Context: an optimization exercise on an open-source flow, tuned for small area. The choices shown serve that exercise and are no tape-out recipe.
Function was checked by simulation only, so behaviour that the tests miss may differ from the original.

<file path="flow/design.v">
`timescale 1ns / 1ps
module cic_i2s_mic_120M_3M_11718( input wire clk, output wire o_mic_clk, output wire o_mic_ws, input wire i_mic_data,
                                output wire[17:0] o_data0, output wire[17:0] o_data1, output wire o_vld, input RST );
    reg signed [23:0] mic_shift;
    reg signed [33:0] data0I1, data0D0, data0B1;
    reg signed [33:0] data0I2, data0D1, data0B2;
    reg signed [33:0] data0I3, data0D2, data0B3;
    reg [5:0] mic_count;
    reg mic_clk;
    reg [5:0] bit_count;
    reg mic_ws;
    reg [2:0] data_count;
    reg vld;
    assign o_mic_clk = mic_clk;
    assign o_mic_ws = mic_ws;
    assign o_data1 = (18'b0);
    always@(posedge clk) begin  
        if( RST ) begin
            mic_count <= 0; mic_clk <= 0; bit_count <= 0; mic_ws <= 0; data_count <= 0; vld <= 0;
        end else if( mic_count != 6'd19 ) begin  
            mic_count <= mic_count+1;
            vld <= 0;  
        end else begin
            mic_count <= 0;
            mic_clk <= !mic_clk;  
            if( mic_clk == 1 ) begin
                if( bit_count != 6'd31 ) begin
                    bit_count <= bit_count+1;
                end else begin
                    bit_count <= 0;
                    mic_ws <= !mic_ws;  
                    if ( mic_ws == 1 ) begin
                        if( data_count != 3'h3 ) begin  
                            data_count <= data_count+1;
                        end else begin
                            data_count <= 0;
                            vld <= 1;  
                        end
                    end
                end
            end
        end
    end
    always@(posedge clk) begin 
        if( RST ) begin
            mic_shift <= 0;
            data0I1 <= 0; data0I2 <= 0; data0I3 <= 0;
            data0B1 <= 0; data0B2 <= 0; data0B3 <= 0;
            data0D0 <= 0; data0D1 <= 0; data0D2 <= 0;
        end else if ( mic_count == 6'd19 && mic_clk == 1'd1 ) begin  
            if ( mic_ws == 0 ) begin
                if( 7'd1 == bit_count ) begin
                    mic_shift <= 0;
                end else if( 7'd2 <= bit_count && bit_count < 7'd26 ) begin
                    mic_shift <= (mic_shift << 1) | i_mic_data;
                end else if ( bit_count == 7'd26 ) begin
                    data0I1 <= data0I1 + mic_shift;
                    data0I2 <= data0I2 + data0I1;
                    data0I3 <= data0I3 + data0I2;
                end else if ( bit_count == 7'd27 && data_count == 3'd3 ) begin
                    data0B3 <= data0I3; data0D2 <= data0I3 - data0B3;
                    data0B2 <= data0D2; data0D1 <= data0D2 - data0B2;
                    data0B1 <= data0D1; data0D0 <= data0D1 - data0B1;
                end
            end
        end
    end
    wire signed [31:0] o_low_cut;
    wire o_low_cut_vld;
    low_cut lc( .CLK(clk), .i_vld( vld ), .i_data( data0D0>>>8 ), .o_vld( o_low_cut_vld ), .o_data( o_low_cut ), .RST(RST) );
    wire o_agc_vld;
    wire [5:0] o_range_over;
    wire [17:0] o_agc_data;
    simple_AGC agc( .CLK(clk), .i_vld(o_low_cut_vld), .i_data(o_low_cut), .o_vld(o_agc_vld), .o_data(o_agc_data), 
        .o_range_over(o_range_over), .RST(RST) );
    assign o_data0 = $signed(o_agc_data);
    assign o_vld = o_agc_vld;
endmodule
module low_cut( input CLK, input i_vld, input [31:0] i_data, output o_vld, output [31:0] o_data, input RST );    
    reg signed [39:0] avr;
    reg signed [31:0] o_reg;
    always@(posedge CLK) if( RST ) o_reg <= 0; else if( i_vld ) o_reg <= $signed($signed(i_data)-$signed(avr[39:8]));
    reg vld1;
    always@(posedge CLK) if( RST ) vld1 <= 0; else vld1 <= i_vld;
    always@(posedge CLK) if( RST ) avr <= 0; else if( vld1 ) avr <= $signed(avr) + $signed(o_reg);
    assign o_data = o_reg;
    assign o_vld = vld1;
endmodule
module simple_AGC( input CLK, input i_vld, input signed [33:0] i_data,
                    output o_vld, output signed [17:0] o_data, output [5:0] o_range_over, input RST );
    localparam in_b = 34;
    localparam out_b = 18;
    localparam d0_b = out_b + 15 + 1;  
    localparam omit_b = 0;  
    localparam d1_b = out_b + 7 + 1;
    localparam d2_b = out_b + 3 + 1;
    localparam d3_b = out_b + 1 + 1;
    localparam d4_b = out_b + 0 + 1;
    reg vld0, vld1, vld2, vld3, vld4;
    reg [d4_b-1:0] d4;
    wire range_over = (d4[d4_b-1] != d4[d4_b-2]);
    reg [12:0] g_counter;
    always@(posedge CLK) if(RST) g_counter <= 12'd0; else if(vld4) g_counter <= range_over ? 12'd0 : g_counter+12'd1;
    reg [3:0] shift;
    always@(posedge CLK) if(RST) begin
        shift <= 4'h0;
    end else if(vld4) begin
        shift <= (range_over ? ( shift == 4'hf ? 4'hf : shift+4'h1 ):
                    ((g_counter == 12'hfff) ? (shift==4'h0 ? 4'h0 :shift-4'h1 ) : shift));
    end
    reg signed [d0_b-1:0] d0;
    always@(posedge CLK) if(RST) d0 <= 0; else if(i_vld) d0 <= i_data[in_b-1] ?
                {i_data[in_b-1],&i_data[in_b-2:d0_b-2+omit_b],i_data[d0_b-3+omit_b:omit_b]}:
                {i_data[in_b-1],|i_data[in_b-2:d0_b-2+omit_b],i_data[d0_b-3+omit_b:omit_b]};
    always@(posedge CLK) if(RST) vld0 <= 0; else vld0 <= i_vld;
    wire [d1_b-1:0] d1n = shift[3] ? { d0[d0_b-1], &d0[d0_b-2:d1_b-2+8], d0[d1_b-2-1+8:8]}:
                                     { d0[d0_b-1], &d0[d0_b-2:d1_b-2+0], d0[d1_b-2-1+0:0]};
    wire [d1_b-1:0] d1p = shift[3] ? { d0[d0_b-1], |d0[d0_b-2:d1_b-2+8], d0[d1_b-2-1+8:8]}:
                                     { d0[d0_b-1], |d0[d0_b-2:d1_b-2+0], d0[d1_b-2-1+0:0]};
    reg [d1_b-1:0] d1;
    always@(posedge CLK) if(RST) d1 <= 0; else if(vld0) d1 <= d0[d0_b-1] ? d1n : d1p;
    always@(posedge CLK) if(RST) vld1 <= 0; else vld1 <= vld0;
    wire [d2_b-1:0] d2n = shift[2] ? { d1[d1_b-1], &d1[d1_b-2:d2_b-2+4], d1[d2_b-2-1+4:4]}:
                                     { d1[d1_b-1], &d1[d1_b-2:d2_b-2+0], d1[d2_b-2-1+0:0]};
    wire [d2_b-1:0] d2p = shift[2] ? { d1[d1_b-1], |d1[d1_b-2:d2_b-2+4], d1[d2_b-2-1+4:4]}:
                                     { d1[d1_b-1], |d1[d1_b-2:d2_b-2+0], d1[d2_b-2-1+0:0]};
    reg [d2_b-1:0] d2;
    always@(posedge CLK) if(RST) d2 <= 0; else if(vld1) d2 <= d1[d1_b-1] ? d2n : d2p;
    always@(posedge CLK) if(RST) vld2 <= 0; else vld2 <= vld1;
    wire [d3_b-1:0] d3n = shift[1] ? { d2[d2_b-1], &d2[d2_b-2:d3_b-2+2], d2[d3_b-2-1+2:2]}:
                                     { d2[d2_b-1], &d2[d2_b-2:d3_b-2+0], d2[d3_b-2-1+0:0]};
    wire [d3_b-1:0] d3p = shift[1] ? { d2[d2_b-1], |d2[d2_b-2:d3_b-2+2], d2[d3_b-2-1+2:2]}:
                                     { d2[d2_b-1], |d2[d2_b-2:d3_b-2+0], d2[d3_b-2-1+0:0]};
    reg [d3_b-1:0] d3;
    always@(posedge CLK) if(RST) d3 <= 0; else if(vld2) d3 <= d2[d2_b-1] ? d3n : d3p;
    always@(posedge CLK) if(RST) vld3 <= 0; else vld3 <= vld2;
    wire [d4_b-1:0] d4n = shift[0] ? { d3[d3_b-1], &d3[d3_b-2:d4_b-2+1], d3[d4_b-2-1+1:1]}:
                                     { d3[d3_b-1], &d3[d3_b-2:d4_b-2+0], d3[d4_b-2-1+0:0]};
    wire [d4_b-1:0] d4p = shift[0] ? { d3[d3_b-1], |d3[d3_b-2:d4_b-2+1], d3[d4_b-2-1+1:1]}:
                                     { d3[d3_b-1], |d3[d3_b-2:d4_b-2+0], d3[d4_b-2-1+0:0]};
    always@(posedge CLK) if(RST) d4 <= 0; else if(vld3) d4 <= d3[d3_b-1] ? d4n : d4p;
    always@(posedge CLK) if(RST) vld4 <= 0; else vld4 <= vld3;
    assign o_data = {d4[d4_b-1], d4[d4_b-3:0]};
    assign o_vld = vld4;
    assign o_range_over = { ~range_over, 1'h1, (~shift) };  
endmodule
</file>
<file path="flow/run.sh">
#!/bin/bash
# synth_recipe.tcl (not shown) runs the flow's synth.tcl, then flattens the netlist and writes it again
# the make line also repeats each setting of config.mk as NAME=value (left out here)
make -C /OpenROAD-flow-scripts/flow DESIGN_CONFIG=/design/flow/config.mk WORK_HOME=/design/flow/orfs CLKGATE_MAP_FILE= SYNTH_SCRIPT=/design/flow/synth_recipe.tcl finish
</file>
<file path="flow/config.mk">
export PLATFORM = sky130hd
export DESIGN_NAME = cic_i2s_mic_120M_3M_11718
export DESIGN_NICKNAME = cic_i2s_mic_120M_3M_11718
export VERILOG_FILES = /design/flow/design.v
export SDC_FILE = /design/flow/constraint.sdc
export NUM_CORES = 4
export LEC_CHECK = 0
export CAP_MARGIN = 20
export CORE_MARGIN = 2
export CORE_UTILIZATION = 40
export SLEW_MARGIN = 20
</file>
<file path="flow/constraint.sdc">
create_clock -name core_clock -period 8.0 [get_ports {clk}]
set_input_delay 1.6000 -clock core_clock [delete_from_list [all_inputs] [get_ports {clk}]]
set_output_delay 1.6000 -clock core_clock [all_outputs]
set_load 0.01 [all_outputs]
</file>
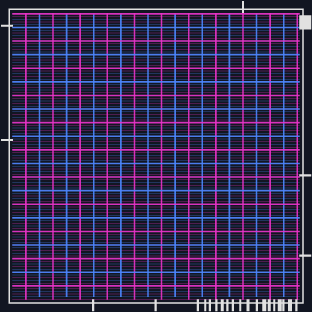
(power grid)
Scale: 1 px per um. Pins as bars on the die edge.
[magenta] VSS
[blue] VDD
rows: 105
met1 rails: 106
met5 straps: 21
die width: 292 um
Core ar.: 82100 um^2
die height: 292 um

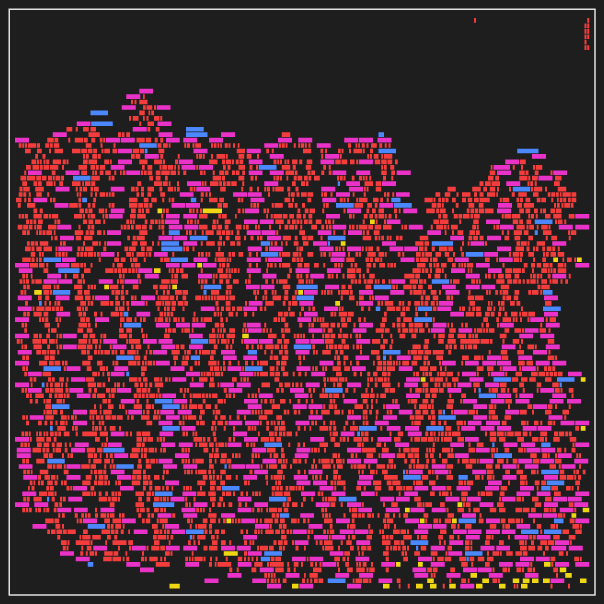
(cells coloured by class)
Scale: 2 px per um.
[yellow] other buffers and delay cells | cells: 47 | share of their area: 1.3%
[red] all other logic | cells: 3416 | share of their area: 61%
[magenta] flip-flops | cells: 554 | share of their area: 32%
[blue] clock drivers and dummy loads | cells: 111 | share of their area: 6.2%
fin util: 0.441
Std-Cell Rows: 105
Finished Cell Area: 36200 um^2
sequential cell area share: 0.306

==> results.sh <==
export IMPL_final_nets=4365
export IMPL_path_class="reg -> reg"
export IMPL_drt_total_wl_um=72400
export IMPL_antenna_found_initial=0
export IMPL_setup_viol=0
export IMPL_min_to="mic_count[0]"
export IMPL_wl_met2_um=33200
export IMPL_clk_pin_slew_ps=60
export IMPL_cpPeakStageDelay_ps=410
export IMPL_fill_cells=8213
export IMPL_drt_iter0_drc=1236
export IMPL_n_clock_buffer=85
export IMPL_ys_ff_latch=554
export IMPL_timing_final_crit_share=0.490
export IMPL_async_reset_ff_frac=0
export IMPL_use_met2=0.281
export IMPL_min_period_ps=3920
export IMPL_grt_busiest_layer="met2"
export IMPL_post_cts_buffers=0
export IMPL_io_pin_count=42
export IMPL_cts_resized=0
export IMPL_grt_usage=0.165
export IMPL_status="no timing/DRC/antenna violations"
export IMPL_wl_met1_um=35800
export IMPL_whs_path_depth=1
export IMPL_hold_ws_ps=446
export IMPL_cts_root_buf="clkbuf_16"
export IMPL_slew_limit_headroom=0.385
export IMPL_synth_adder_area_share=0.108
export IMPL_synth_most_common_cell="nand2_1"
export IMPL_multi_input_area_um2=20400
export IMPL_min_from="mic_count[0]"
export IMPL_inverters_excl_clock=203
export IMPL_synth_top_cell_by_area="dfxtp_1"
export IMPL_grt_max_degree=175
export IMPL_register_area_um2=11100
export IMPL_grt_pass1_vias=25300
export IMPL_rsz0062_at_grt="no"
export IMPL_nNonClkBuffers=47
export IMPL_syn_cell_area_um2=33200
export IMPL_cts_tree="built"
export IMPL_dr_max_layer_used="met4"
export IMPL_multi_input_area_share=0.564
export IMPL_taps=1070
export IMPL_die_area_um2=85400
export IMPL_placedCellCount=5086
export IMPL_cts_max_path_buffers=3
export IMPL_synth_xor_area_share=0.0651
export IMPL_h_tree_depth=2
export IMPL_critPathRequiredTime_ps=8540
export IMPL_synth_compound_area_frac=0.219
export IMPL_cp_top_family="compound AO/OA/AOI/OAI gates"
export IMPL_fmax_mhz=255
export IMPL_grtUsageMet1=0.222
export IMPL_hold_viol=0
export IMPL_synth_edff_count=0
export IMPL_grt_pass1_wl_um=122000
export IMPL_syn_instance_count=4187
export IMPL_reg2reg_setup_slack_ps=4080
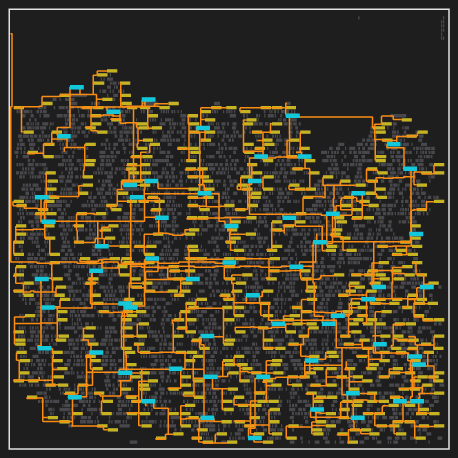
(clock distribution)
Scale: 1.5 px per um.
[yellow] flip-flops | count: 554
[cyan] cells driving clock nets | count: 61
[orange] clock wires | length: 7730 um
routed clock nets: 62
flops lie: spread over the die
Setup Skew: 9.62 ps
Worst-Skew Late Latency: 620 ps

static timing again, ports no longer ideal:
The results above use ideal ports. As a check the final layout listed here was re-extracted and re-timed, cells and wires unchanged.
Step 1 assumes that a clkbuf_16 drives the clock port and a buf_2 every other input.
Step 2, shift: input delay + t, output delay - t, t = (earliest + latest rising clock arrival at the registers) / 2. This alone moves slack from input paths to output paths.
Slacks: ideal ports / drivers / drivers and shift; pairs: ideal ports / drivers.
shift t [ns]: 0.682
slack for setup (ns): 4.083 / 4.083 / 4.083
worst setup path after step 2: register to register
clock arrival spread, ns: 0.011 / 0.010
worst slew at a driven data input, ns: 0.05
After both steps setup and hold are still met in this run. The setup slack of this run moves by 0.000 ns with the drivers and by 0.000 ns with both steps.
